Background: an optimization exercise with open tools, aiming at small area. Do not read the settings as production practice. At most, simulation tests tie the RTL to the original design; equivalence was not proved. Some runs may be left out. An edit can pass the tests and still lose a function that they never use. For run 3, only the layout was checked, not whether the RTL still works. No activity file was given, so power comes from the tool's default toggle rates.

===== flow/config.mk =====
export PLATFORM = sky130hd
export DESIGN_NAME = pipeline_controler_32_bit_version_3
export DESIGN_NICKNAME = pipeline_controler_32_bit_version_3
export VERILOG_FILES = /design/flow/design.v
export SDC_FILE = /design/flow/constraint.sdc
export NUM_CORES = 4
export LEC_CHECK = 0
export CAP_MARGIN = 20
export CORE_MARGIN = 2
export CORE_UTILIZATION = 40
export SLEW_MARGIN = 20

===== flow/constraint.sdc =====
create_clock -name core_clock -period 9.0 [get_ports {sys_clk}]
set_input_delay 1.8000 -clock core_clock [delete_from_list [all_inputs] [get_ports {sys_clk}]]
set_output_delay 1.8000 -clock core_clock [all_outputs]
set_load 0.01 [all_outputs]

===== flow/design.v =====
`timescale 1ns / 1ps
module pipeline_controler_32_bit_version_3(
    input [4:0] opcode_in,
    input [3:0] s1_in,
    input [3:0] s2_in,
    input [3:0] dest_in,
    input [31:0] ime_data_in,
    output [31:0] result_out,
    output [2:0] flags_out,
    input sys_clk,
    input reset_n
    );
reg [4:0]  op;
reg [3:0]  s1, s2, dst;
reg [31:0] imm;
reg        v0, v1, v2;
always @(posedge sys_clk or negedge reset_n)
  if (~reset_n) begin
    op <= 5'b00000;
    v0 <= 1'b0; v1 <= 1'b0; v2 <= 1'b0;
  end else begin
    op <= opcode_in;
    v0 <= 1'b1; v1 <= v0; v2 <= v1;
  end
always @(posedge sys_clk) begin
  s1  <= s1_in;
  s2  <= s2_in;
  dst <= dest_in;
  imm <= ime_data_in;
end
wire o_inc = op == 5'b00001;
wire o_add = op == 5'b00010;
wire o_adc = op == 5'b00011;
wire o_sbb = op == 5'b00100;
wire o_sub = op == 5'b00101;
wire o_dec = op == 5'b00110;
wire o_tr  = op == 5'b00111;
wire o_ror = op == 5'b01000;
wire o_shr = op == 5'b01001;
wire o_shl = op == 5'b01010;
wire o_rol = op == 5'b01011;
wire o_or  = op == 5'b11000;
wire o_ld  = op == 5'b11001;
wire o_xor = op == 5'b11010;
wire o_st  = op == 5'b11011;
wire o_and = op == 5'b11100;
wire o_not = op == 5'b11110;
wire arith  = o_inc | o_add | o_adc | o_sbb | o_sub | o_dec;
wire shr    = o_ror | o_shr;
wire shl    = o_shl | o_rol;
wire use1   = arith | o_tr | shr | shl | o_or | o_xor | o_and | o_not | o_st;
wire use2   = o_add | o_adc | o_sbb | o_sub | o_or | o_xor | o_and | o_not;
wire wr     = (arith | shr | shl | o_or | o_xor | o_and | o_not | o_ld | o_st);
wire eb  = o_add | o_adc | o_sbb | o_sub | o_or | o_xor | o_and;  
wire ib  = o_sbb | o_sub | o_dec | o_not;                         
wire sb  = o_sbb | o_sub | o_dec;                                 
wire cin = o_inc | o_adc | o_sub;
wire se  = arith | o_tr | o_st | o_ld | o_xor | o_or | o_not;     
wire ge  = o_or | o_and;                                          
reg [31:0] rf [0:15];
wire [15:0] sel1 = use1 ? (16'h0001 << s1) : {15'b0, ~o_ld};
wire [15:0] sel2 = use2 ? (16'h0001 << s2) : 16'h0001;
reg [31:0] a, b;
integer k;
always @(*) begin
  a = {32{o_ld}} & imm;    
  b = 32'd0;
  for (k = 0; k < 16; k = k + 1) begin
    a = a | ({32{sel1[k]}} & rf[k]);
    b = b | ({32{sel2[k]}} & rf[k]);
  end
end
wire [31:0] B = ({32{eb}} & b) ^ {32{ib}};
wire [31:0] p = a ^ B;
wire [32:0] c;
assign c[0] = cin;
genvar i;
generate
  for (i = 0; i < 32; i = i + 1) begin : chain
    assign c[i+1] = p[i] ? c[i] : (a[i] & arith);
  end
endgenerate
wire [31:0] a_r = {o_ror & a[0], a[31:1]};
wire [31:0] a_l = {a[30:0], o_rol & a[31]};
reg [31:0] res;
always @(*)
  for (k = 0; k < 32; k = k + 1)
    res[k] = (p[k] ? (~c[k] & se) : (c[k] | (a[k] & ge)))
           | (shr & a_r[k]) | (shl & a_l[k]);
wire carry = c[32] ^ sb;
wire [31:0] x = a ^ b;
wire [32:0] lt;
assign lt[0] = 1'b0;
generate
  for (i = 0; i < 32; i = i + 1) begin : cmp
    assign lt[i+1] = x[i] ? b[i] : lt[i];
  end
endgenerate
wire zero = ~|a & ~|b;
wire sign = lt[32] & ~o_ld;
always @(posedge sys_clk)
  rf[wr ? dst : 4'd0] <= res;
reg [34:0] q1n, q2n;
always @(posedge sys_clk) begin
  q1n <= ~{zero, sign, carry, res};
  q2n <= q1n;
end
assign result_out = v2 ? ~q2n[31:0] : 32'd0;
assign flags_out  = v2 ? ~q2n[34:32] : 3'b100;
endmodule

===== flow/run.sh =====
#!/bin/bash
# synth_recipe.tcl (not shown) runs the flow's synth.tcl, then flattens the netlist and writes it again
# the make line also repeats each setting of config.mk as NAME=value (left out here)
make -C /OpenROAD-flow-scripts/flow DESIGN_CONFIG=/design/flow/config.mk WORK_HOME=/design/flow/orfs CLKGATE_MAP_FILE= SYNTH_SCRIPT=/design/flow/synth_recipe.tcl finish

Fig. 1: run 1, the metal 1 layer
Supply wires on this layer in gray. Cells faint in the background.
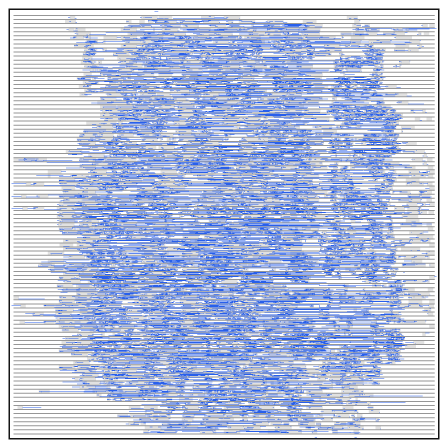
The longest straight run is 111 µm. The layer holds 37% of the routed length. The wires run mostly horizontal. The layer carries 52.6 mm of wire.

Fig. 2: run 1, cell area per tile
The die is cut into 29 by 29 equal tiles; white is low, dark blue is high, 0 to 100% covered.
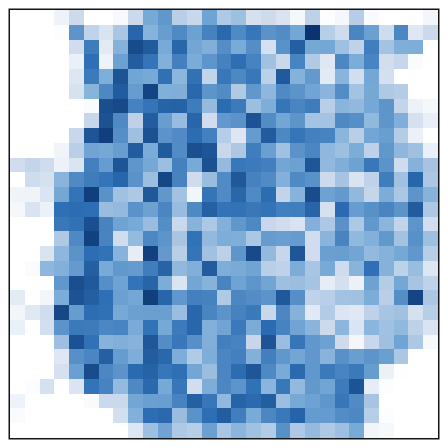
The mean over all tiles is 43%. The fullest tile reaches 99%. 14% of the tiles are nearly empty. The emptiest ninth of the die: upper left.
Initial Util: 40.42%
post-layout utilization of the core: 46.62%
placeable core area: 79000 µm²

==> summary.txt, run 1 <==
Pwr:
- The clock network power is 2.98 mW.
- Combinational cells consume a total of 1.52 mW.
- IR analysis of the VDD net gives a maximum drop of 149.8 µV.
- The design internal power is 5.658 mW.
- The fraction of power consumed by sequential logic is 44.2%.
- The biggest power consumer among the groups is registers.
- For this design the ratio of total power to cell area is 219.4 nW/µm².
- In this run the power spent charging and discharging nets is 2.420 mW.
- In this run, the combinational gates consume 18.8% of the power.
- The power consumption is 8.078 mW.
- The analysis attributes to cell leakage a power of 12.18 nW.
- Of the total power, the share spent switching nets is 29.96%.
- The power consumed by sequential cells is 3.57 mW.

Timing:
- The post-route clock skew is 0.02652 ns.
- For the pin with the worst max-slew slack, the measured transition is 1.268 ns.
- The number of slew-limit violations in the final report is 0.
- Final hold analysis gives a worst-case slack of 0.3203 ns.
- Headroom to the max-slew limit came out at 14.38%.
- The final clock period utilization by the worst path is 82.51%.
- Static timing analysis puts the maximum clock frequency at 134.7 MHz.
- The count of final setup violators is 0.
- The post-route setup TNS is 0 ns.
- Setup repair after global routing left no endpoint under its margin.

Worst setup path:
- The number of buffer and inverter instances along the worst setup path is 1.
- The cell with the largest stage delay on the worst path is sky130_fd_sc_hd__dfxtp_2.
- The stage delay of the slowest cell on the critical path is 0.90 ns.
- At the worst endpoint, the required time is 9.17 ns.
- Following the worst setup path forward leads to its endpoint at rf[0][31]$_DFFE_PP_.
- The critical path's top delay family is compound AO/OA/AOI/OAI gates.
- The critical path is of the flip-flop to flip-flop type.
- The critical path startpoint category is a flip-flop.
- STA classifies the critical path endpoint as a flip-flop.
- In this run the worst path has a maximum fanout of 51.
- The reg-to-reg setup timing slack is 1.57 ns.
- The depth of the most critical reg-to-reg path is 18.
- Counting buffers and inverters, the worst setup path is 18 cells deep.
- The worst path arrival time is 7.60 ns.
- The reg-to-reg critical path startpoint is s2[0]$_DFF_P_.
- The critical path starts at s2[0]$_DFF_P_.

Route:
- The total wire length is 143700 µm.
- The topmost layer with routed signal wires is met5.
- The count of nets left with antenna violations once routing finished came out at 0.
- The length of the first detailed-routing pass in iterations is 6.
- After the first detailed-routing iteration, the DRC count stood at 5388.
- After detailed routing, the number of remaining DRC violations is 0.
- The total length of routed met3 wires is 22240 µm.
- In the routed layout, each cell is associated on average with a via count of 7.128.
- In the final routed layout, each cell accounts on average for 36.97 µm.
- The routed layout has 27710 vias.

Global route:
- The number of global-route vias before repair was 26220.
- Global routing consumed, on the met2 layer, 49.05% of the routing resources.
- For met3 alone, demand over resource in global routing was 12.83%.
- Entering global routing, the biggest net connects 80 pins.
- In the global route stage, met1 resource usage came out at 44.59%.
- The global routing's busiest layer is met2.
- Global routing used 34.37% of the available tracks across all layers.
- For this run the aggregate overflow at the end of global routing stands at 0.

Logic synthesis:
- The fraction of registers with async set/reset is 1.262%.
- The sequential area share after synthesis is 55.93%.
- After Yosys synthesis, XOR and XNOR cells account for 1.411% of the synthesized area.
- After synthesis, the largest family of logic cells by area is compound AO/OA/AOI/OAI gates.
- The average size of a mapped cell is 11.84 µm².
- The warning count from the yosys run is 1.
- In the synthesized netlist, mux cells make up 4.969% of the area.
- The synthesized netlist occupies a cell area of 31930 µm².
- The synthesized net count is 2747.
- The cell count after synthesis is 2696.
- The synthesized netlist devotes 20.42% of its cell area to compound gates.
- The count of flip-flops with a built-in enable after synthesis is 512.
- The most used flip-flop cell after synthesis is sky130_fd_sc_hd__edfxtp_1.

Clocking:
- The post-CTS setup-driven buffer insertion count is 0.
- Clock tree synthesis selected as its root buffer the cell sky130_fd_sc_hd__clkbuf_16.
- The clock tree from TritonCTS is yes.
- The number of buffers added by the clock tree synthesis step is 72.
- Counting every sink on the clock net gives 634.
- The clock latency on the worst-skew pair is 0.64 ns.
- The H-tree was split into 3 levels.
- The longest clock path from root to sink contains 3 buffers.
- The cts-stage hold buffer count is 0.

Floorplanning:
- The number of top-level design ports is 86.
- The count of standard-cell rows is 103.
- The die area is 82100 µm².
- The overall die height is 286.5 µm.
- In this run the horizontal extent of the chip is 286.5 µm.

Hold path:
- The startpoint identified for the worst hold timing path is q1n[20]$_DFF_P_.
- The hold-critical path endpoint is q2n[20]$_DFF_P_.
- In this run the worst hold path is classified as flip-flop to flip-flop.
- Counting instances, the worst hold path has a depth of 0.

Finish:
- In the layout the commonest cells are sky130_fd_sc_hd__edfxtp_1 (512), sky130_fd_sc_hd__nand2_1 (182), sky130_fd_sc_hd__a22oi_1 (167).
- The share of post-route cells with drive strength above 1 is 15.67%.
- The number of nets in the final layout is 2826.

Placement:
- The sum of net half-perimeters after detailed placement is 92000 µm.
- The port buffer count is 85.
- The weighted congestion at the end of routability-driven global placement is 1.041.
- At the placement stage, the worst setup path has a slack of 1.931 ns.

Run status:
- The run finished with no timing, DRC or antenna violations.
Fig. 3: run 1, cells by drive strength
Bar = 100 µm.
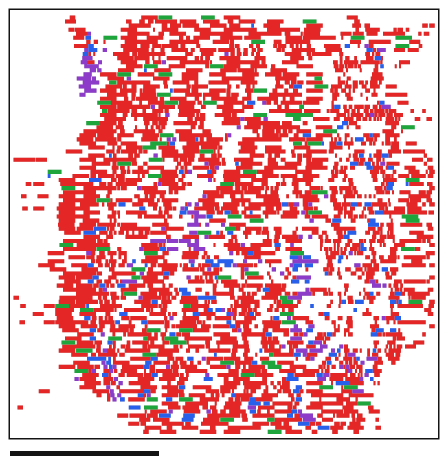
Key: red = x1 and smaller [cells 2389, share 84%]; blue = x2 [cells 180, share 6.4%]; purple = x3 and x4 [cells 170, share 6.0%]; green = x6 and larger [cells 94, share 3.3%]
post-route setup slack: 1.574 ns
layout overhead on the synthesized area: 15.34%
final standard cell area without fillers: 36830 µm²

## run 1: flip-flops by register name (all words and copies together) (netlist names), 4 cells and up
register	cells
op	5
q1n	35
dst	4
s2	4
rf	512
s1	4
imm	32
q2n	35
## run 1: area by class of cell
class | count | area (µm²)
Multi-Input combinational cell | 1812 | 13310
Tap cell | 1050 | 1314
Inverter | 51 | 191.4
Timing Repair Buffer | 204 | 1769
Antenna cell | 5 | 12.51
Sequential cell | 634 | 17870
Fill cell | 7060 | 42170
Clock inverter | 36 | 387.9
Clock buffer | 96 | 1973
## run 1: cells in the mapped netlist (all sizes together) (31+ instances only)
cell type | n | area share [%]
mux2 | 56 | 2.0
nand2 | 183 | 2.2
nand4 | 39 | 0.76
nor2 | 141 | 1.7
edfxtp | 512 | 48
o21ai | 97 | 1.6
nor3 | 43 | 0.71
mux2i | 79 | 2.5
nor2b | 58 | 1.1
a22oi | 167 | 3.9
maj3 | 31 | 1.0
dfxtp | 114 | 7.1
nand3 | 84 | 1.3
a221oi | 55 | 1.6
a22o | 64 | 1.8
a21oi | 90 | 1.6
xnor2 | 44 | 1.3
buf | 99 | 1.7
inv | 48 | 0.56
a211oi | 32 | 0.78
clkbuf | 100 | 1.2
a32oi | 39 | 1.1
Fig. 4: run 1, the clock network
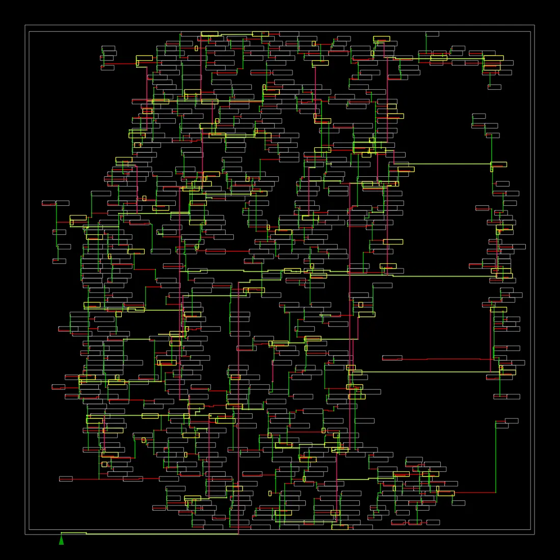

==> inputs of run 2 (changes only) <==
--- a/flow/design.v
+++ b/flow/design.v
@@ -12,20 +12,7 @@
     );
-reg [4:0]  op;
-reg [3:0]  s1, s2, dst;
-reg [31:0] imm;
-reg        v0, v1, v2;
-always @(posedge sys_clk or negedge reset_n)
-  if (~reset_n) begin
-    op <= 5'b00000;
-    v0 <= 1'b0; v1 <= 1'b0; v2 <= 1'b0;
-  end else begin
-    op <= opcode_in;
-    v0 <= 1'b1; v1 <= v0; v2 <= v1;
-  end
-always @(posedge sys_clk) begin
-  s1  <= s1_in;
-  s2  <= s2_in;
-  dst <= dest_in;
-  imm <= ime_data_in;
-end
+wire [4:0]  op  = opcode_in;
+wire [3:0]  s1  = s1_in;
+wire [3:0]  s2  = s2_in;
+wire [3:0]  dst = dest_in;
+wire [31:0] imm = ime_data_in;
 wire o_inc = op == 5'b00001;
@@ -60,4 +47,14 @@
 reg [31:0] rf [0:15];
-wire [15:0] sel1 = use1 ? (16'h0001 << s1) : {15'b0, ~o_ld};
-wire [15:0] sel2 = use2 ? (16'h0001 << s2) : 16'h0001;
+reg v1, v2, v3, z0;    
+wire [3:0] wa = wr ? dst : 4'd0;
+always @(posedge sys_clk or negedge reset_n)
+  if (~reset_n) begin
+    v1 <= 1'b0; v2 <= 1'b0; v3 <= 1'b0;
+    z0 <= 1'b1;
+  end else begin
+    v1 <= 1'b1; v2 <= v1; v3 <= v2;
+    z0 <= z0 & (|wa);
+  end
+wire [15:0] sel1 = (use1 ? (16'h0001 << s1) : {15'b0, ~o_ld}) & {15'h7fff, ~z0};
+wire [15:0] sel2 = (use2 ? (16'h0001 << s2) : 16'h0001) & {15'h7fff, ~z0};
 reg [31:0] a, b;
@@ -101,4 +98,4 @@
 always @(posedge sys_clk)
-  rf[wr ? dst : 4'd0] <= res;
-reg [34:0] q1n, q2n;
+  rf[wa] <= res;
+reg [34:0] q1n, q2n, q3n;
 always @(posedge sys_clk) begin
@@ -106,5 +103,6 @@
   q2n <= q1n;
+  q3n <= q2n;
 end
-assign result_out = v2 ? ~q2n[31:0] : 32'd0;
-assign flags_out  = v2 ? ~q2n[34:32] : 3'b100;
+assign result_out = v3 ? ~q3n[31:0] : 32'd0;
+assign flags_out  = v3 ? ~q3n[34:32] : 3'b100;
 endmodule
--- a/flow/config.mk
+++ b/flow/config.mk
@@ -7,5 +7,8 @@
 export LEC_CHECK = 0
-export CAP_MARGIN = 20
+export ABC_AREA = 1
+export CAP_MARGIN = 0
 export CORE_MARGIN = 2
 export CORE_UTILIZATION = 40
-export SLEW_MARGIN = 20
+export CTS_BUF_LIST = sky130_fd_sc_hd__clkbuf_8
+export CTS_CLUSTER_SIZE = 24
+export SLEW_MARGIN = 0
Fig. 5: run 2, the clock network
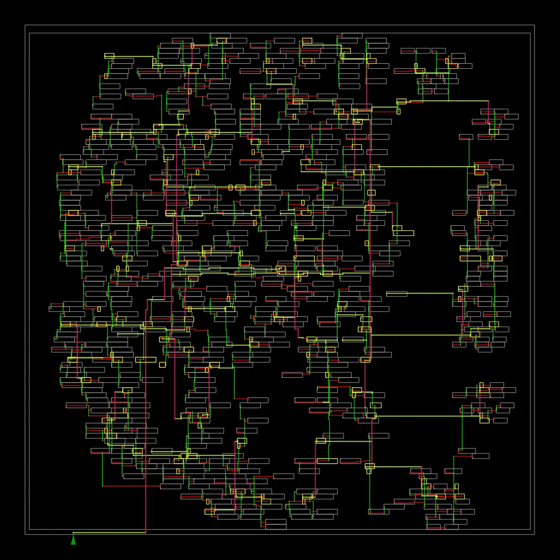
number of sequential storage elements: 621
clock insertion delay at the later pin of the skew report: 0.76 ns
number of buffers created by CTS: 101
final-layout clock buffer total: 104
power dissipated in the clock network: 2.45 mW

Fig. 6: run 2, cells by drive strength
Bar = 100 µm.
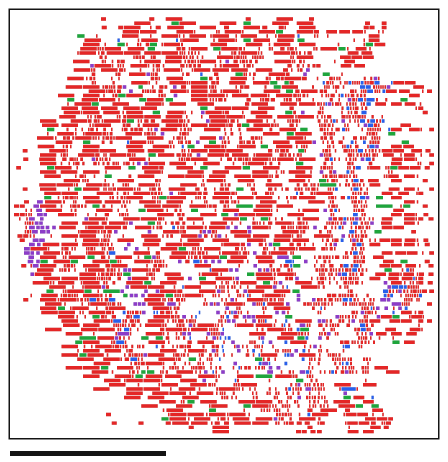
Key: red = x1 and smaller [cells 2839, share 86%]; purple = x3 and x4 [cells 200, share 6.1%]; blue = x2 [cells 137, share 4.2%]; green = x6 and larger [cells 117, share 3.6%]
layout overhead on the synthesized area: 17.01%
Non-Clock Buffer Count: 257
final standard cell area without fillers: 34030 µm²
post-route setup slack: 0.6302 ns

Fig. 7: run 2, worst path highlighted
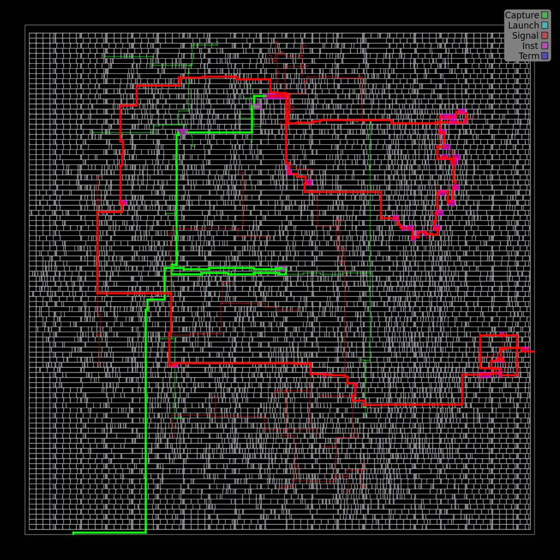
setup total negative slack: 0 ns
post-layout utilization of the core: 47.44%
Layout Cells excl Fill: 4247
minimum clock period after layout: 8.370 ns

Fig. 8: run 2, floorplan with the power grid
Pins as bars on the die edge. Tap cells in gray.
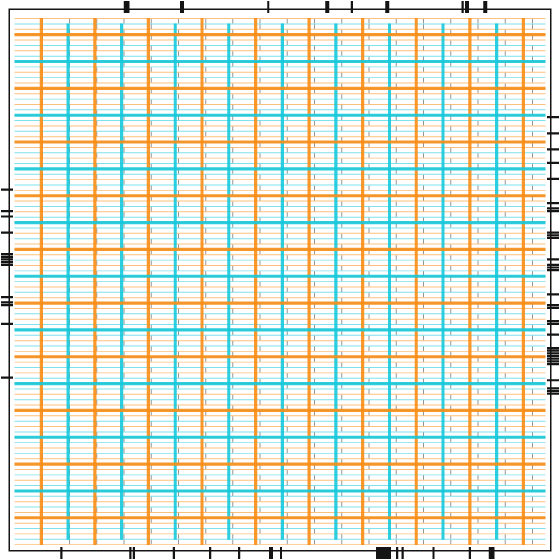
Key: cyan = VDD; orange = VSS
The core has 98 rows. 950 tap cells. 86 signal pins sit on the boundary. 19 straps on met5. 19 straps on met4.
die height: 273.6 µm
chip width: 273.6 µm

==> run 2 against run 1 <==
  * Critical path type is now primary input to flip-flop
  * Flip-flop and latch count down 13
  * Largest cell class unchanged
  * Still clean
  * Count of clock-buffer cells in the layout up 8
  * Combinational power up 35%
  * Die area decreased by 8.8%
  * Critical endpoint unchanged
  * Cell count up 9.2%
  * Worst setup slack worse by 0.94 ns
  * Sequential power up 11%
  * Sequential share of layout area grew 3.1 points
  * Total power grew 4.7%
==> summary.txt, run 2 <==
Run status:
- The flow ran to the end and the layout has no timing, DRC or antenna violations.

Finish:
- The multi-input combinational cell count is 1826.
- The share of cell area taken by multi-input logic gates is 28.28%.
- The number of filler cells placed in the layout is 6672.
- The commonest non-fill, non-tap cell in the layout is sky130_fd_sc_hd__nand2_1.
- In the layout the commonest cells are sky130_fd_sc_hd__nand2_1 (708), sky130_fd_sc_hd__edfxtp_1 (512), sky130_fd_sc_hd__inv_1 (400).
- The register with the most flip-flops in the layout has 512 of them.
- The antenna diode count is 4.
- Measured on the final layout, the clock distribution area share stands at 5.802%.
- After layout, the inverter instance count without clock inverters stands at 403.
- The number of nets in the final layout is 3261.
- Registers represent a cell area share of 51.66%.
- Cells with a size suffix above 1 make up 13.79% of the layout.
- Measured on the final layout, buffering overhead outside the clock network stands at 6.295%.
- The biggest area consumer among cell classes is sequential cells.
- In the final layout, flip-flops and latches occupy 17580 µm².
- The register with the most flip-flops in the final layout is rf.
- The multi-input combinational cells in the finished layout cover a total of 9622 µm².

Floorplanning:
- Once the floorplan was initialized, standard cells occupied 40.54% of the core.
- The floorplan step defined a die boundary enclosing 74870 µm².
- The core area is 71730 µm².
- The number of tap instances is 950.
- The count of standard-cell rows is 98.
- For this design the top-level I/O count stands at 86.

Timing:
- The final worst hold slack is 0.3169 ns.
- Setup violations remaining at the end of the flow were counted as 0.
- At the pin with the least slew margin, the transition time is 1.224 ns.
- Dividing the final minimum period by the clock period gives 93.00%.
- Based on the critical path, the design can be clocked at up to 119.5 MHz.
- Setup repair after global routing left no endpoint under its margin.
- On the final layout, the worst clock skew is 0.05777 ns.
- The worst pin sits at a relative slew slack of 16.31%.
- The number of slew-limit violations in the final report was 0.

Clocking:
- In this run the clock root is driven by a sky130_fd_sc_hd__clkbuf_8.
- The maximum buffer depth of the clock tree is 3.
- The total number of clock tree sinks is 621.
- The clock tree synthesis step divided the H-tree into 3 levels.
- The post-CTS clock slew at the launch and capture registers of the worst setup and hold paths is 0.06 ns.
- The clock tree from TritonCTS is yes.

Global route:
- The number of antenna violations at the first check in global routing is 3.
- The maximum number of pins on one net before global-route repair is 35.
- After global routing, the most crowded layer is met2.
- The met3 demand-to-capacity share in global routing is 10.51%.
- Global routing used 31.75% of the available tracks.
- In the global route stage, met1 resource usage came out at 41.59%.
- The remaining global-route overflow is 0.
- The met2 track demand over resource in global routing is 46.86%.
- The number of global-route vias before repair was 24290.

Worst setup path:
- For the worst setup path, the data required time is 9.40 ns.
- The depth of the most critical reg-to-reg path is 44.
- Following the worst setup path forward leads to its endpoint at rf[0][31]$_DFFE_PP_.
- For this run, the slowest stage of the critical path takes 0.98 ns.
- The cell with the largest stage delay on the worst path is sky130_fd_sc_hd__a2111oi_0.
- STA puts the critical path data arrival time at 8.77 ns.
- The worst flop-to-flop path endpoint is rf[0][31]$_DFFE_PP_.
- The launching element of the worst setup path is opcode_in[1].
- The reg-to-reg critical path startpoint is z0$_DFF_PN1_.
- Of all nets on the critical path, the largest fanout is 27.
- In this design, the critical path's most frequently occurring cell is sky130_fd_sc_hd__nand3_2.
- The start-to-end type of the worst setup path is primary input to flip-flop.
- The reg-to-reg setup timing slack is 2.99 ns.
- The critical path startpoint category is a primary input.
- The sort of element at the end of the critical path is a flip-flop.

Pwr:
- The worst-case IR drop observed on VDD is 113.6 µV.
- The leakage power is 13.81 nW.
- The areal power density over the cells is 248.6 nW/µm².

Logic synthesis:
- Synthesis produced a netlist with a net count of 3008.
- Yosys instantiated no cell more often than sky130_fd_sc_hd__nand2_1.
- After synthesis, the share of flip-flops with an asynchronous set or reset is 0.6441%.
- Summing the areas of all compound-gate instances in the mapped netlist gives 12.05% of the synthesized area.
- The number of distinct library cells after synthesis is 64.
- The most used flip-flop cell after synthesis is sky130_fd_sc_hd__edfxtp_1.
- Sorting the synthesized cells by how often they occur yields sky130_fd_sc_hd__nand2_1 (709), sky130_fd_sc_hd__edfxtp_1 (512), sky130_fd_sc_hd__inv_1 (364), sky130_fd_sc_hd__nor2_1 (225), sky130_fd_sc_hd__nand3_1 (149).
- The basic-gate share of the synthesized area counting and, or, nand and nor cells is 19.77%.
- In this run the biggest area consumer among cell types represents 52.87% of the synthesized area.
- In the synthesized netlist, mux cells make up 0% of the area.
- The cell count after synthesis is 2957.
- The count of flip-flops with a built-in enable after synthesis is 512.
- After synthesis, the cell types taking the most area are sky130_fd_sc_hd__edfxtp_1 (53%), sky130_fd_sc_hd__nand2_1 (9.2%), sky130_fd_sc_hd__dfxtp_1 (7.2%).
- By area, the combinational part of the netlist is dominated by simple AND/OR/NAND/NOR gates.
- Averaged over all synthesized cells, the footprint is 9.834 µm².
- Of the total synthesized cell area, the portion taken by full adders, half adders and majority gates is 0%.
- The post-synthesis cell type with the largest combined area is sky130_fd_sc_hd__edfxtp_1.
- The parity-gate share of the synthesized area counting xor and xnor cells is 0.7831%.
- The post-synth design cell area is 29080 µm².
- The sequential area share after synthesis is 60.45%.
- The warning count from the yosys run is 1.

Route:
- Detailed routing inserted a total of 25590 vias.
- The total length of routed met3 wires is 18690 µm.
- In the final routed layout, each cell accounts on average for 28.43 µm.
- The routed design has 120700 µm of wire.
- The first detailed-routing pass took 8 iterations.
- The met1 wire length is 44460 µm.
- The wire length on met2 is 50800 µm.
- The total DRC errors in the routed layout is 0.
- The initial detailed-routing violation count is 3897.
- The topmost layer with routed signal wires is met5.
- Dividing the detail-routed via count by the number of cells gives 6.025.
- The count of nets left with antenna violations once routing finished came out at 0.

Placement:
- Summing all placed instances gives a cell area of 32040 µm².
- Routability-driven placement finished with a final weighted congestion of 1.003.
- Detailed placement finished with a half-perimeter wire length of 78620 µm.
- Including well taps, the total number of placed cells is 4057.
- The port buffer count is 85.

Run:
- The number of maximum-capacitance violations is 0.

Hold path:
- In this run the most critical hold path is launched from q2n[16]$_DFF_P_.
- The worst hold path terminates at q3n[16]$_DFF_P_.
- Along the worst hold path, the cell count comes to 0.
- In this run the worst hold path is classified as flip-flop to flip-flop.
==> run 2: report_power, final <==
part | leakage, nW | switching, mW | internal, mW
clock | 1.16 | 1.19 | 1.26
combinational | 7.03 | 1.46 | 0.587
sequential | 5.62 | 0.110 | 3.85
total | 13.8 | 2.76 | 5.70
==> run 2: critical path: cells and delay by family <==
kind,cells,cell delay [ns]
AO/OA/AOI/OAI,4,1.87
XOR/XNOR,1,0.16
buffers and inverters,6,1.81
AND/OR/NAND/NOR,24,3.07
==> run 2: timing repair <==
| action | in CTS | in global routing |
|---|---|---|
| gates resized for setup | 0 | 1 |
| hold buffers | 0 | 0 |
| setup endpoints to repair | 0 | 16 |
| setup buffers | 0 | 0 |
==> run 2: through the flow <==
step | TNS (ns) | setup slack [ns] | power [mW]
6_report | 0 | 0.6302 | 8.459
4_1_cts | 0 | 0.6824 | 8.400
3_3_place_gp | 0 | 0.2077 | 5.920
5_1_grt | 0 | 0.2560 | 8.782
2_1_floorplan | 0 | 2.302 | 5.039
3_5_place_dp | -1.316 | -0.08245 | 5.965
Fig. 9: run 2, cell area per tile
The die is cut into 27 by 27 equal tiles; white is low, dark blue is high, 0 to 100% covered.
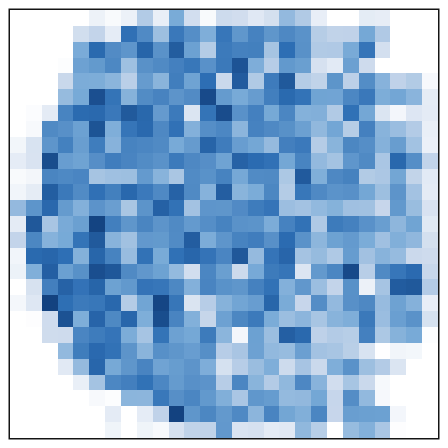

--- run 3 (changed files replaced; the others as in run 2) ---
==> flow/design.v <==
`timescale 1ns / 1ps
module reciever_fetch(
    input [4:0] opcode_in_f_r,
    input [3:0] s1_in_f_r,
    input [3:0] s2_in_f_r,
    input [3:0] dest_in_f_r,
    input [31:0] ime_data_in_f_r,
    output reg [4:0] opcode_out_f_r,
    output reg [3:0] s1_out_f_r,
    output reg [3:0] s2_out_f_r,
    output reg [3:0] dest_out_f_r,
    output reg [31:0] ime_data_out_f_r,
    input clk_r,
    input reset_n_r
    );
always@(posedge clk_r or negedge reset_n_r)
begin
  if(~reset_n_r)
  begin
    opcode_out_f_r<=0;
	 s1_out_f_r<=0;
	 s2_out_f_r<=0;
	 dest_out_f_r<=0;
	 ime_data_out_f_r<=0;
  end
  else
  begin
    opcode_out_f_r<=opcode_in_f_r;
	 s1_out_f_r<=s1_in_f_r;
	 s2_out_f_r<=s2_in_f_r;
	 dest_out_f_r<=dest_in_f_r;
	 ime_data_out_f_r<=ime_data_in_f_r;
  end
end
endmodule
`timescale 1ns / 1ps
module transmiter_fetch(
    input [4:0] opcode_in_f_t,
    input [3:0] s1_in_f_t,
    input [3:0] s2_in_f_t,
    input [3:0] dest_in_f_t,
    input [31:0] ime_data_in_f_t,
    output reg [4:0] opcode_out_f_t,
    output reg [3:0] s1_out_f_t,
    output reg [3:0] s2_out_f_t,
    output reg [3:0] dest_out_f_t,
    output reg [31:0] ime_data_out_f_t
    );
always@(*)
begin
  opcode_out_f_t=opcode_in_f_t;
  ime_data_out_f_t=ime_data_in_f_t;
  dest_out_f_t=dest_in_f_t;
  case(opcode_in_f_t)
	   5'b00001: begin s1_out_f_t=s1_in_f_t; s2_out_f_t=0; end
	   5'b00010:begin s1_out_f_t=s1_in_f_t; s2_out_f_t=s2_in_f_t; end
	   5'b00011:begin s1_out_f_t=s1_in_f_t; s2_out_f_t=s2_in_f_t; end
	   5'b00100:begin s1_out_f_t=s1_in_f_t; s2_out_f_t=s2_in_f_t; end
	   5'b00101:begin s1_out_f_t=s1_in_f_t; s2_out_f_t=s2_in_f_t; end
	   5'b00110:begin s1_out_f_t=s1_in_f_t; s2_out_f_t=0; end
	   5'b00111:begin s1_out_f_t=s1_in_f_t; s2_out_f_t=0; end
	   5'b01000:begin s1_out_f_t=s1_in_f_t; s2_out_f_t=0; end
	   5'b01001:begin s1_out_f_t=s1_in_f_t; s2_out_f_t=0; end
	   5'b01010:begin s1_out_f_t=s1_in_f_t; s2_out_f_t=0; end
	   5'b01011:begin s1_out_f_t=s1_in_f_t; s2_out_f_t=0; end
	   5'b11000:begin s1_out_f_t=s1_in_f_t; s2_out_f_t=s2_in_f_t; end
	   5'b11010:begin s1_out_f_t=s1_in_f_t; s2_out_f_t=s2_in_f_t; end
	   5'b11100:begin s1_out_f_t=s1_in_f_t; s2_out_f_t=s2_in_f_t; end
	   5'b11110:begin s1_out_f_t=s1_in_f_t; s2_out_f_t=s2_in_f_t; end
	   5'b11011:begin s1_out_f_t=s1_in_f_t; s2_out_f_t=0; end   
	   default:begin s1_out_f_t=0; s2_out_f_t=0; end
  endcase
end
endmodule
`timescale 1ns / 1ps
module fetch(
    input [4:0] opcode_in,
    input [3:0] s1_in,
    input [3:0] s2_in,
    input [3:0] dest_in,
    input [31:0] ime_data_in,
    output [4:0] opcode_out_f,
    output [3:0] s1_out_f,
    output [3:0] s2_out_f,
    output [3:0] dest_out_f,
    output [31:0] ime_data_out_f,
    input clk,
    input reset_n
    );
wire [4:0] opcode_f_tmp;
wire [3:0] s1_f_tmp;
wire [3:0] s2_f_tmp;
wire [3:0] dest_f_tmp;
wire [31:0] ime_data_f_tmp;
reciever_fetch u2a(
    .opcode_in_f_r(opcode_in),
    .s1_in_f_r(s1_in),
    .s2_in_f_r(s2_in),
    .dest_in_f_r(dest_in),
    .ime_data_in_f_r(ime_data_in),
    .opcode_out_f_r(opcode_f_tmp),
    .s1_out_f_r(s1_f_tmp),
    .s2_out_f_r(s2_f_tmp),
    .dest_out_f_r(dest_f_tmp),
    .ime_data_out_f_r(ime_data_f_tmp),
    .clk_r(clk),
    .reset_n_r(reset_n)
    );
transmiter_fetch df(
    .opcode_in_f_t(opcode_f_tmp),
    .s1_in_f_t(s1_f_tmp),
    .s2_in_f_t(s2_f_tmp),
    .dest_in_f_t(dest_f_tmp),
    .ime_data_in_f_t(ime_data_f_tmp),
    .opcode_out_f_t(opcode_out_f),
    .s1_out_f_t(s1_out_f),
    .s2_out_f_t(s2_out_f),
    .dest_out_f_t(dest_out_f),
    .ime_data_out_f_t(ime_data_out_f)
    );
endmodule
`timescale 1ns / 1ps
module reciever_decode(
    input [4:0] opcode_in_d_r,
    input [3:0] dest_in_d_r,
    input [3:0] s1_in_d_r,
    input [3:0] s2_in_d_r,
    input [31:0] ime_data_in_d_r,
    output reg [4:0] opcode_out_d_r,
    output reg [3:0] dest_out_d_r,
    output reg [3:0] s1_out_d_r,
    output reg [3:0] s2_out_d_r,
    output reg [31:0] ime_data_out_d_r,
    input clk_r,
    input reset_n_r
    );
always@(posedge clk_r or negedge reset_n_r)
begin
  if(~reset_n_r)
  begin
    opcode_out_d_r<=0;
	 dest_out_d_r<=0;
	 s1_out_d_r<=0;
	 s2_out_d_r<=0;
	 ime_data_out_d_r<=0;
  end
  else
  begin
    opcode_out_d_r <= opcode_in_d_r;
	 dest_out_d_r <= dest_in_d_r;
	 s1_out_d_r <= s1_in_d_r;
	 s2_out_d_r <= s2_in_d_r;
	 ime_data_out_d_r <= ime_data_in_d_r;
  end
end
endmodule
`timescale 1ns / 1ps
module transmitter_decode(
    input [4:0] opcode_in_d_t,
    input [3:0] dest_in_d_t,
    input [3:0] s1_in_d_t,
    input [3:0] s2_in_d_t,
    input [31:0] ime_data_in_d_t,
    output reg [4:0] opcode_out_d_t,
    output reg [3:0] dest_out_d_t,
    output reg [3:0] s1_out_d_t,
    output reg [3:0] s2_out_d_t,
    output reg [31:0] ime_data_out_d_t
    );
always@(*)
begin
  if(opcode_in_d_t==5'b11001)
    ime_data_out_d_t=ime_data_in_d_t;
  else
    ime_data_out_d_t=0;
  case(opcode_in_d_t)
	   5'b00001:dest_out_d_t=dest_in_d_t;
	   5'b00010:dest_out_d_t=dest_in_d_t;
	   5'b00011:dest_out_d_t=dest_in_d_t;
	   5'b00100:dest_out_d_t=dest_in_d_t;
	   5'b00101:dest_out_d_t=dest_in_d_t;
	   5'b00110:dest_out_d_t=dest_in_d_t;
	   5'b01000:dest_out_d_t=dest_in_d_t;
	   5'b01001:dest_out_d_t=dest_in_d_t;
	   5'b01010:dest_out_d_t=dest_in_d_t;
	   5'b01011:dest_out_d_t=dest_in_d_t;
	   5'b11000:dest_out_d_t=dest_in_d_t;
	   5'b11010:dest_out_d_t=dest_in_d_t;
	   5'b11100:dest_out_d_t=dest_in_d_t;
	   5'b11110:dest_out_d_t=dest_in_d_t;
	   5'b11001:dest_out_d_t=dest_in_d_t;
	   5'b11011:dest_out_d_t=dest_in_d_t;  
	   default:dest_out_d_t=0;
  endcase
  s1_out_d_t=s1_in_d_t;  
  s2_out_d_t=s2_in_d_t;  
  opcode_out_d_t=opcode_in_d_t;
end
endmodule
`timescale 1ns / 1ps
module decode(
    input [4:0] opcode_in_d,
    input [3:0] dest_in_d,
    input [3:0] s1_in_d,
    input [3:0] s2_in_d,
    input [31:0] ime_data_in_d,
    output [4:0] opcode_out_d,
    output [3:0] dest_out_d,
    output [3:0] s1_out_d,
    output [3:0] s2_out_d,
    output [31:0] ime_data_out_d,
    input clk,
    input reset_n
    );
wire [4:0] opcode_tmp_d;
wire [3:0] dest_tmp_d;
wire [3:0] s1_tmp_d;
wire [3:0] s2_tmp_d;
wire [31:0] ime_data_tmp_d;
reciever_decode u3a(
    .opcode_in_d_r(opcode_in_d),
    .dest_in_d_r(dest_in_d),
    .s1_in_d_r(s1_in_d),
    .s2_in_d_r(s2_in_d),
    .ime_data_in_d_r(ime_data_in_d),
    .opcode_out_d_r(opcode_tmp_d),
    .dest_out_d_r(dest_tmp_d),
    .s1_out_d_r(s1_tmp_d),
    .s2_out_d_r(s2_tmp_d),
    .ime_data_out_d_r(ime_data_tmp_d),
    .clk_r(clk),
    .reset_n_r(reset_n)
    );
transmitter_decode u3b(
    .opcode_in_d_t(opcode_tmp_d),
    .dest_in_d_t(dest_tmp_d),
    .s1_in_d_t(s1_tmp_d),
    .s2_in_d_t(s2_tmp_d),
    .ime_data_in_d_t(ime_data_tmp_d),
    .opcode_out_d_t(opcode_out_d),
    .dest_out_d_t(dest_out_d),
    .s1_out_d_t(s1_out_d),
    .s2_out_d_t(s2_out_d),
    .ime_data_out_d_t(ime_data_out_d)
    );	 
endmodule
`timescale 1ns / 1ps
module internal_register(
    input [3:0] s1_in_ir,
    input [3:0] s2_in_ir,
    input [3:0] dest_in_ir,
    input [31:0] data_in_ir,
    input [2:0] flags_in_ir,
    output [31:0] data_s1_out_ir,
    output [31:0] data_s2_out_ir,
    input clk,
    input reset_n
    );
reg [34:0] loc[15:0];
reg [31:0] data_s1_ir;
reg [31:0] data_s2_ir;
assign data_s1_out_ir=data_s1_ir;
assign data_s2_out_ir=data_s2_ir;
always@(posedge clk or negedge reset_n)
begin
  if(~reset_n)
  begin
	 	   data_s1_ir<=0;
		   data_s2_ir<=0;
  end
  else
  begin
	 if(dest_in_ir==s1_in_ir)  
	   data_s1_ir<=data_in_ir;
	 else
	   data_s1_ir<=loc[s1_in_ir][31:0];
	 if(dest_in_ir==s2_in_ir)  
	   data_s2_ir<=data_in_ir;
	 else
	   data_s2_ir<=loc[s2_in_ir][31:0];
  end
end
always@(posedge clk)
begin
  loc[dest_in_ir]<={flags_in_ir,data_in_ir};
end
endmodule
`timescale 1ns / 1ps
module alu(
    input [31:0] a_tmp_alu,
    input [31:0] b_tmp_alu,
    input [4:0] opcode_tmp_alu,
	 output reg[31:0] result_alu,
	 output reg carry_alu
    );
always@(*)
begin
    case(opcode_tmp_alu)
	   5'b00000:{carry_alu,result_alu}=0;                                        
	   5'b00001:{carry_alu,result_alu}=a_tmp_alu+1'b1;                           
	   5'b00010:{carry_alu,result_alu}=a_tmp_alu+b_tmp_alu;                      
	   5'b00011:{carry_alu,result_alu}=a_tmp_alu+b_tmp_alu+1'b1;                 
	   5'b00100:{carry_alu,result_alu}=a_tmp_alu-b_tmp_alu-1'b1;                 
	   5'b00101:{carry_alu,result_alu}=a_tmp_alu-b_tmp_alu;                      
	   5'b00110:{carry_alu,result_alu}=a_tmp_alu-1'b1;                           
	   5'b00111:{carry_alu,result_alu}=a_tmp_alu;                                
	   5'b01000:{carry_alu,result_alu}={1'b0,a_tmp_alu[0],a_tmp_alu[31:1]};      
	   5'b01001:{carry_alu,result_alu}={1'b0,1'b0,a_tmp_alu[31:1]};              
	   5'b01010:{carry_alu,result_alu}={1'b0,a_tmp_alu[30:0],1'b0};              
	   5'b01011:{carry_alu,result_alu}={1'b0,a_tmp_alu[30:0],a_tmp_alu[31]};     
	   5'b11000:{carry_alu,result_alu}={1'b0,a_tmp_alu|b_tmp_alu};               
	   5'b11010:{carry_alu,result_alu}={1'b0,a_tmp_alu^b_tmp_alu};               
	   5'b11100:{carry_alu,result_alu}={1'b0,a_tmp_alu&b_tmp_alu};               
	   5'b11110:{carry_alu,result_alu}={1'b0,~a_tmp_alu};                        
	   5'b11011:{carry_alu,result_alu}=a_tmp_alu;                                
	   default:{carry_alu,result_alu}=0;                                         
	 endcase
end
endmodule
`timescale 1ns / 1ps
module reciever_execute(
    input [4:0] opcode_in_e_r,
    input [3:0] dest_in_e_r,
    input [3:0] s1_in_e_r,
    input [3:0] s2_in_e_r,
    input [3:0] prv__inst_dest_r,
    input [31:0] ime_data_in_e_r,
    input [31:0] data_s1_in_e_r,
    input [31:0] data_s2_in_e_r,
    input [31:0] data_result_out_e_r,
	 output reg[31:0] a_tmp_r,
    output reg[31:0] b_tmp_r,
    output reg[31:0] idata_tmp_r,
    output reg[4:0] opcode_tmp_r,
    output reg[3:0] dest_tmp_r,
	 input clk,
    input reset_n
    );
always@(posedge clk or negedge reset_n)
begin
  if(~reset_n)
  begin
    a_tmp_r<=0;
    b_tmp_r<=0;
    idata_tmp_r<=0;
	 opcode_tmp_r<=0;
	 dest_tmp_r<=0;
  end
  else
  begin
    if(s1_in_e_r==prv__inst_dest_r)
	   a_tmp_r<=data_result_out_e_r;
	 else
      a_tmp_r<=data_s1_in_e_r;
	 if(s2_in_e_r==prv__inst_dest_r)
	   b_tmp_r<=data_result_out_e_r;
	 else
      b_tmp_r<=data_s2_in_e_r;
	 idata_tmp_r<=ime_data_in_e_r;
	 opcode_tmp_r<=opcode_in_e_r;
	 dest_tmp_r<=dest_in_e_r;
  end
end
endmodule
`timescale 1ns / 1ps
module transmiter_execute(
    input [3:0] dest_tmp_t,
    input [4:0] opcode_tmp_t,
    input [31:0] a_tmp_t,
    input [31:0] b_tmp_t,	 
    input [31:0] result_t,
    input [31:0] idata_tmp_t,
	 input carry_t,
    output [31:0] data_result_out_e_t,
    output [2:0] flags_out_e_t,
	 output [3:0] dest_out_e_t
    );
reg [31:0] data_result_e;
wire sign;
wire zero;
assign data_result_out_e_t = data_result_e;
assign dest_out_e_t = dest_tmp_t;
assign sign = a_tmp_t < b_tmp_t;     
assign zero = a_tmp_t || b_tmp_t || idata_tmp_t;    
assign flags_out_e_t = {~zero,sign,carry_t};
always@(*)
begin
  case(opcode_tmp_t)
    5'b11001: data_result_e=idata_tmp_t;   
	 default: 
	 data_result_e=result_t;
  endcase
end
endmodule
`timescale 1ns / 1ps
module operand_forwarding_execute(
    input [3:0] dest_in_e_opf,
    output reg [3:0] prv__inst_dest_out_opf
    );
always@(*)
begin
 prv__inst_dest_out_opf=dest_in_e_opf;                                          
end
endmodule
`timescale 1ns / 1ps
module execute(
    input [4:0] opcode_in_e,
    input [3:0] dest_in_e,
    input [3:0] s1_in_e,
    input [3:0] s2_in_e,
    input [31:0] ime_data_in_e,
    input [31:0] data_s1_in_e,
    input [31:0] data_s2_in_e,
    output [31:0] data_result_out_e,
    output [2:0] flags_out_e,
    input clk,
	 output [3:0] dest_out_e,
    input reset_n
    );
wire [31:0] result;
wire carry;
wire sign;
wire zero;
wire[31:0] a_tmp;
wire[31:0] b_tmp;
wire[4:0] opcode_tmp;
wire[31:0] idata_tmp;
wire[3:0] dest_tmp;
wire[3:0] s1_tmp;
wire[3:0] s2_tmp;
wire[3:0] prv__inst_dest_tmp;
reciever_execute u5a(
    .opcode_in_e_r(opcode_in_e),
    .dest_in_e_r(dest_in_e),
    .s1_in_e_r(s1_in_e),
    .s2_in_e_r(s2_in_e),
    .prv__inst_dest_r(prv__inst_dest_tmp),
    .ime_data_in_e_r(ime_data_in_e),
    .data_s1_in_e_r(data_s1_in_e),
    .data_s2_in_e_r(data_s2_in_e),
    .data_result_out_e_r(data_result_out_e),
	 .a_tmp_r(a_tmp),
    .b_tmp_r(b_tmp),
    .idata_tmp_r(idata_tmp),
    .opcode_tmp_r(opcode_tmp),
    .dest_tmp_r(dest_tmp),
	 .clk(clk),
    .reset_n(reset_n)
    );
alu u5b(
    .a_tmp_alu(a_tmp),
    .b_tmp_alu(b_tmp),
    .opcode_tmp_alu(opcode_tmp),
	 .result_alu(result),
	 .carry_alu(carry)
    );
transmiter_execute u5c(
    .dest_tmp_t(dest_tmp),
    .opcode_tmp_t(opcode_tmp),
    .a_tmp_t(a_tmp),
    .b_tmp_t(b_tmp),	 
    .result_t(result),
    .idata_tmp_t(idata_tmp),
	 .carry_t(carry),
    .data_result_out_e_t(data_result_out_e),
    .flags_out_e_t(flags_out_e),
	 .dest_out_e_t(dest_out_e)
    );
operand_forwarding_execute u5d(
    .dest_in_e_opf(dest_out_e),
    .prv__inst_dest_out_opf(prv__inst_dest_tmp)
    );
endmodule
`timescale 1ns / 1ps
module pipeline_controler_32_bit_version_3(
    input [4:0] opcode_in,
    input [3:0] s1_in,
    input [3:0] s2_in,
    input [3:0] dest_in,
    input [31:0] ime_data_in,
    output [31:0] result_out,
    output [2:0] flags_out,
    input sys_clk,
    input reset_n
    );
wire [4:0] opcode_f_d;
wire [4:0] opcode_d_e;
wire [3:0] s1_f_d_ir;
wire [3:0] s2_f_d_ir;
wire [3:0] s1_d_e;
wire [3:0] s2_d_e;
wire [3:0] dest_f_d;
wire [3:0] dest_d_e;
wire [3:0] dest_e_ir;
wire [31:0] ime_data_f_d;
wire [31:0] ime_data_d_e;
wire [31:0] data_s1_ir_e;
wire [31:0] data_s2_ir_e;
wire cntl_clk = sys_clk;
fetch u2(
    .opcode_in(opcode_in),
    .s1_in(s1_in),
    .s2_in(s2_in),
    .dest_in(dest_in),
    .ime_data_in(ime_data_in),
    .opcode_out_f(opcode_f_d),
    .s1_out_f(s1_f_d_ir),
    .s2_out_f(s2_f_d_ir),
    .dest_out_f(dest_f_d),
    .ime_data_out_f(ime_data_f_d),
    .clk(cntl_clk),
    .reset_n(reset_n)
    );
decode u3(
    .opcode_in_d(opcode_f_d),
    .dest_in_d(dest_f_d),
    .s1_in_d(s1_f_d_ir),
    .s2_in_d(s2_f_d_ir),
    .ime_data_in_d(ime_data_f_d),
    .opcode_out_d(opcode_d_e),
    .dest_out_d(dest_d_e),
    .s1_out_d(s1_d_e),
    .s2_out_d(s2_d_e),
    .ime_data_out_d(ime_data_d_e),
    .clk(cntl_clk),
    .reset_n(reset_n)
    );
internal_register u4(
    .s1_in_ir(s1_f_d_ir),
    .s2_in_ir(s2_f_d_ir),
    .dest_in_ir(dest_e_ir),
    .data_in_ir(result_out),
    .flags_in_ir(flags_out),
    .data_s1_out_ir(data_s1_ir_e),
    .data_s2_out_ir(data_s2_ir_e),
    .clk(cntl_clk),
    .reset_n(reset_n)
    );
execute u5(
    .opcode_in_e(opcode_d_e),
    .dest_in_e(dest_d_e),
    .s1_in_e(s1_d_e),
    .s2_in_e(s2_d_e),
    .ime_data_in_e(ime_data_d_e),
    .data_s1_in_e(data_s1_ir_e),
    .data_s2_in_e(data_s2_ir_e),
    .data_result_out_e(result_out),
    .flags_out_e(flags_out),
    .clk(cntl_clk),
	 .dest_out_e(dest_e_ir),
    .reset_n(reset_n)
    );
endmodule
==> flow/config.mk <==
export PLATFORM = sky130hd
export DESIGN_NAME = pipeline_controler_32_bit_version_3
export DESIGN_NICKNAME = pipeline_controler_32_bit_version_3
export VERILOG_FILES = /design/flow/design.v
export SDC_FILE = /design/flow/constraint.sdc
export NUM_CORES = 4
export LEC_CHECK = 0
export CAP_MARGIN = 20
export CORE_MARGIN = 2
export CORE_UTILIZATION = 40
export SLEW_MARGIN = 20
Fig. 10: run 3, cell area per tile
The die is cut into 34 by 34 equal tiles; white is low, dark blue is high, 0 to 100% covered.
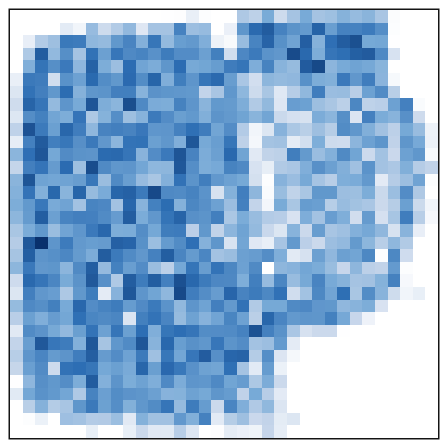
The fullest tile reaches 99%. The densest ninth of the die: middle left. 7.2% of the tiles are over 75% full. The emptiest ninth of the die: lower right. The mean over all tiles is 42%. 17% of the tiles are nearly empty.

Fig. 11: run 3, the clock network
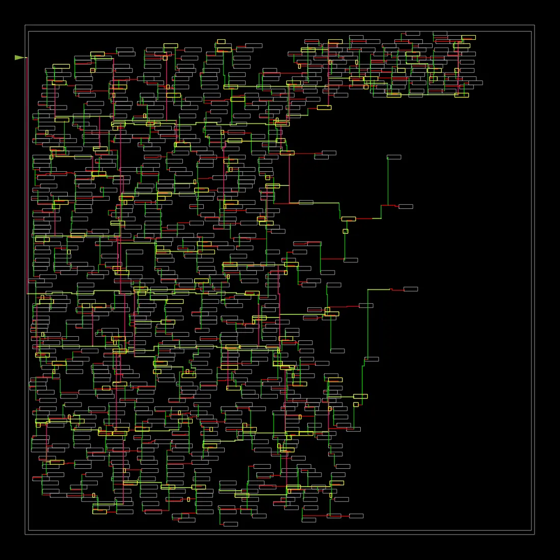
worst clock skew on the final layout: 0.03929 ns
number of buffers created by CTS: 86
number of sequential storage elements: 779
power dissipated in the clock network: 3.53 mW
number of sinks driven by the clock tree: 779

Fig. 12: run 3, floorplan with the power grid
Pins as bars on the die edge. Tap cells in gray.
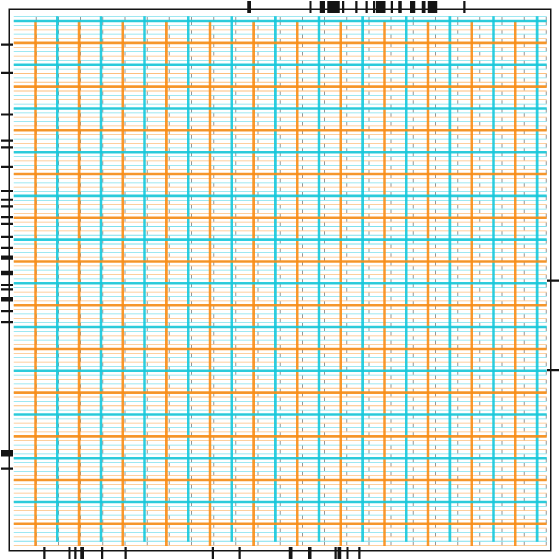
Key: cyan = VDD; orange = VSS
24 straps on met5. 122 met1 rails follow the rows. 86 signal pins sit on the boundary. The core has 121 rows.

Fig. 13: run 3, hierarchy map of the flops
Other sequential cells in the stronger gray, the rest of the logic in the fainter gray.
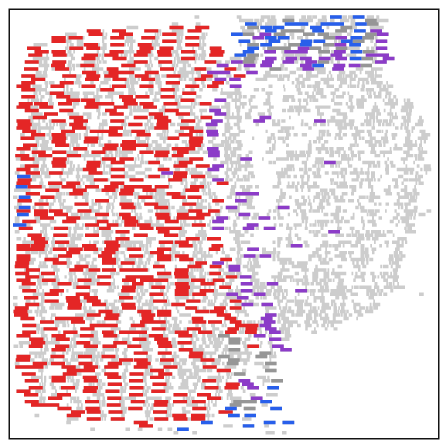
Key: red = u4 [placed flops 576]; purple = u5 [placed flops 105]; blue = u2 [placed flops 49, where widely spread]

==> run 3 against run 2 <==
  * Cell count grew 39%
  * Critical endpoint is now result_out[22]
  * Worst setup slack lost 0.020 ns
  * Sequential share of layout area shrank 7.2 points
  * Critical path type is now flip-flop to primary output
  * Non-clock buffer count shrank 52
  * Count of clock-buffer cells in the layout grew 10
  * Synthesized area grew 52%
  * Still clean
  * Utilization shrank 2.0 points
==> summary.txt, run 3 <==
Pwr:
- The power consumed by sequential cells is 5.17 mW.
- The design internal power is 9.408 mW.
- The share of power burned in the clock network is 20.5%.
- The maximum vdd ir drop is 184.4 µV.
- After layout, the design draws a total of 17.21 mW.
- Combinational logic burns 49.5% of the power.
- The biggest power consumer among the groups is combinational cells.
- The net switching fraction of the power is 45.35%.
- The combinational-cell power consumption is 8.52 mW.
- Per report_power, the sequential group accounts for 30.0% of the total.
- The net switching power figure is 7.807 mW.
- For this design the static power due to leakage is 18.83 nW.

Hold path:
- The worst hold path belongs to the class flip-flop to flip-flop.
- The start point of the worst min-delay path is u2.u2a.ime_data_out_f_r[6]$_DFF_PN0_.
- The cell depth of the worst hold path is 0.
- For hold timing, the worst endpoint is u3.u3a.ime_data_out_d_r[6]$_DFF_PN0_.

Logic synthesis:
- The average size of a mapped cell is 10.08 µm².
- After technology mapping, the gate count stands at 4375.
- Of all flip-flops after synthesis, the portion carrying an async set or reset was 34.27%.
- Sequential cells were found to cover 50.03% of the synthesized design area.
- sky130_fd_sc_hd__edfxtp_1 takes more of the synthesized area than any other cell.
- In the synthesized netlist the dominant register cell turns out to be sky130_fd_sc_hd__edfxtp_1.
- The commonest cells after synthesis are sky130_fd_sc_hd__nand2_1 (638), sky130_fd_sc_hd__edfxtp_1 (512), sky130_fd_sc_hd__a21oi_1 (311), sky130_fd_sc_hd__dfrtp_1 (267), sky130_fd_sc_hd__clkbuf_1 (256).
- Yosys printed 9 warnings.
- The count of flip-flops with a built-in enable after synthesis is 512.
- After synthesis, the netlist uses 103 different library cells.
- The post-synth design cell area is 44090 µm².
- The portion of synthesized cell area occupied by the leading cell type is 34.87%.
- The synthesized net count is 4558.
- Yosys attributes the largest share of cell area to sky130_fd_sc_hd__edfxtp_1 (35%), sky130_fd_sc_hd__dfrtp_1 (15%), sky130_fd_sc_hd__nand2_1 (5.4%).

Floorplanning:
- Measured along the x axis, the die boundary spans 336.0 µm.
- The count of standard-cell rows is 121.
- From bottom edge to top edge, the die measures 336.0 µm.
- In this run the standard cell core region covers 109200 µm².
- The die area is 112900 µm².
- The number of top-level design ports is 86.
- The initial core utilization is 40.39%.

Finish:
- The share of post-route cells with drive strength above 1 is 10.64%.
- Leaving out fill and tap cells, the most frequent cells in the layout are sky130_fd_sc_hd__nand2_1 (632), sky130_fd_sc_hd__edfxtp_1 (512), sky130_fd_sc_hd__a21oi_1 (310).
- The flip-flop count of the largest register after layout is 512.
- Leaving out fill and tap cells, the most frequent cell in the layout is sky130_fd_sc_hd__nand2_1.
- The layout overhead on the synthesized area is 12.52%.
- u4.loc holds more flip-flops than any other register.
- The number of nets in the final layout is 4539.

Timing:
- Setup repair after global routing left no endpoint under its margin.
- The final critical delay including setup and external delays is 8.390 ns.
- The number of slew-limit violations in the final report was 0.
- The worst path uses 93.22% of the clock period.
- The setup slack of the critical path after layout is 0.6105 ns.
- The achievable clock frequency is 119.2 MHz.
- The final worst hold slack is 0.3459 ns.
- The remaining max-slew budget at the tightest pin is 19.19%.
- Setup violations remaining at the end of the flow were counted as 0.
- The transition time at the pin with the least slew margin is 1.182 ns.

Global route:
- The number of antenna violations at the first check in global routing is 4.
- Entering global routing, the biggest net connects 142 pins.
- The first-pass GRT wire length is 249400 µm.
- The remaining global-route overflow is 0.
- The number of global-route vias before repair came to 35700.
- Global routing used 30.13% of the available tracks across all layers.

Route:
- In this run the remaining antenna-violating nets after routing total 0.
- The initial detailed-routing violation count is 5606.
- Detailed routing inserted a total of 38330 vias.
- The detailed-route wire length per cell is 29.58 µm.
- The total wire length is 174600 µm.
- The length of the first detailed-routing pass in iterations is 8.

Worst setup path:
- The depth of the most critical reg-to-reg path is 17.
- The reg-to-reg critical path startpoint is u5.u5a.opcode_tmp_r[0]$_DFF_PN0_.
- The cell with the largest stage delay on the worst path is sky130_fd_sc_hd__a211o_1.
- The stage delay of the slowest cell on the critical path is 0.75 ns.
- The reg-to-reg setup timing slack is 3.04 ns.
- The critical path depth in cells is 13.
- The worst setup path is launched from a flip-flop.
- The critical path's top delay family is simple AND/OR/NAND/NOR gates.
- In this run the worst setup path terminates at result_out[22].
- The critical path contains buffers and inverters numbering 2 combined.
- STA classifies the critical path endpoint as a primary output.
- The launching element of the worst setup path is u5.u5a.b_tmp_r[5]$_DFF_PN0_.
- For the worst setup path, the data required time is 7.20 ns.

Placement:
- After detailed placement, the design holds a cell count of 5744.
- The weighted congestion at the end of routability-driven global placement is 1.054.
- Summing all placed instances gives a cell area of 46780 µm².
- Before CTS, the worst setup slack after placement is 1.428 ns.
- The sum of net half-perimeters after detailed placement is 111700 µm.
- The count of buffers added on input and output ports is 85.

Clocking:
- The post-CTS setup-driven buffer insertion count is 0.
- The number of resized instances in the post-cts repair step is 0.
- The cell sitting at the root of the clock tree is a sky130_fd_sc_hd__clkbuf_16.
- After clock tree synthesis, the clock-pin slew on the worst setup and hold paths is 0.06 ns.
- The clock passes through at most 3 buffers.

Run status:
- The flow ran to the end and the layout has no timing, DRC or antenna violations.

Run:
- Across the run, the number of max-cap violations was 0.
-- run 3: cell type report --
cell class,instances,area (µm²)
diodes,1,2.502
multi-input cells,3157,20630
flip-flops and latches,779,22060
fillers,10090,59550
clock inverters,44,390.4
well taps,1476,1847
inverters,127,489.2
clock buffers,114,2420
repair buffers,205,1769
-- run 3: cells by family (layout without fill, tap and decap cells) --
logic type               after synthesis  in the layout  share of synthesized area [%]
AO/OA/AOI/OAI                       1157           1157                          18.08
XOR/XNOR                             127            127                          2.540
adder cells (fa/ha/maj)              132            132                          3.797
buffers and inverters                439            490                          3.845
flip-flops                           779            779                          50.03
multiplexers                         206            206                          5.176
other                                  0              1                              0
AND/OR/NAND/NOR                     1535           1535                          16.54
-- run 3: layer usage --
layer  global-route usage (%)  wire length (µm)  vias to the layer above
li1                         -                 -                    16390
met1                    41.07             70150                    18940
met2                    45.27             75750                     2473
met3                    6.321             18820                      509
met4                    15.46              9839                       14
met5                        0                80                        -

[port drivers added, routing unchanged]
The results above use ideal ports. As a check the final layouts listed here were re-extracted and re-timed, cells and wires unchanged.
Step 1 assumes that a clkbuf_16 drives the clock port and a buf_2 every other input.
Step 2 moves the port delays by t, midway between the first and last clock arrival at a register: inputs arrive t later, outputs are due t later. That takes back most of the time a late clock gives input paths.
a / b / c = ideal / step 1 / step 2; a / b = the first two.
run	t, ns	setup WS [ns]	worst data-port slew with drivers (ns)
run 1	0.691	1.574 / 1.574 / 1.574	0.12
run 2	0.794	0.630 / 0.671 / -0.123	0.04
run 3	0.724	0.610 / 0.541 / 1.266	0.05
With both steps, setup timing fails in run 2, where it was met with ideal ports. The setup slack of run 2, which loses most, moves by +0.041 ns with the drivers and by -0.753 ns with both steps.
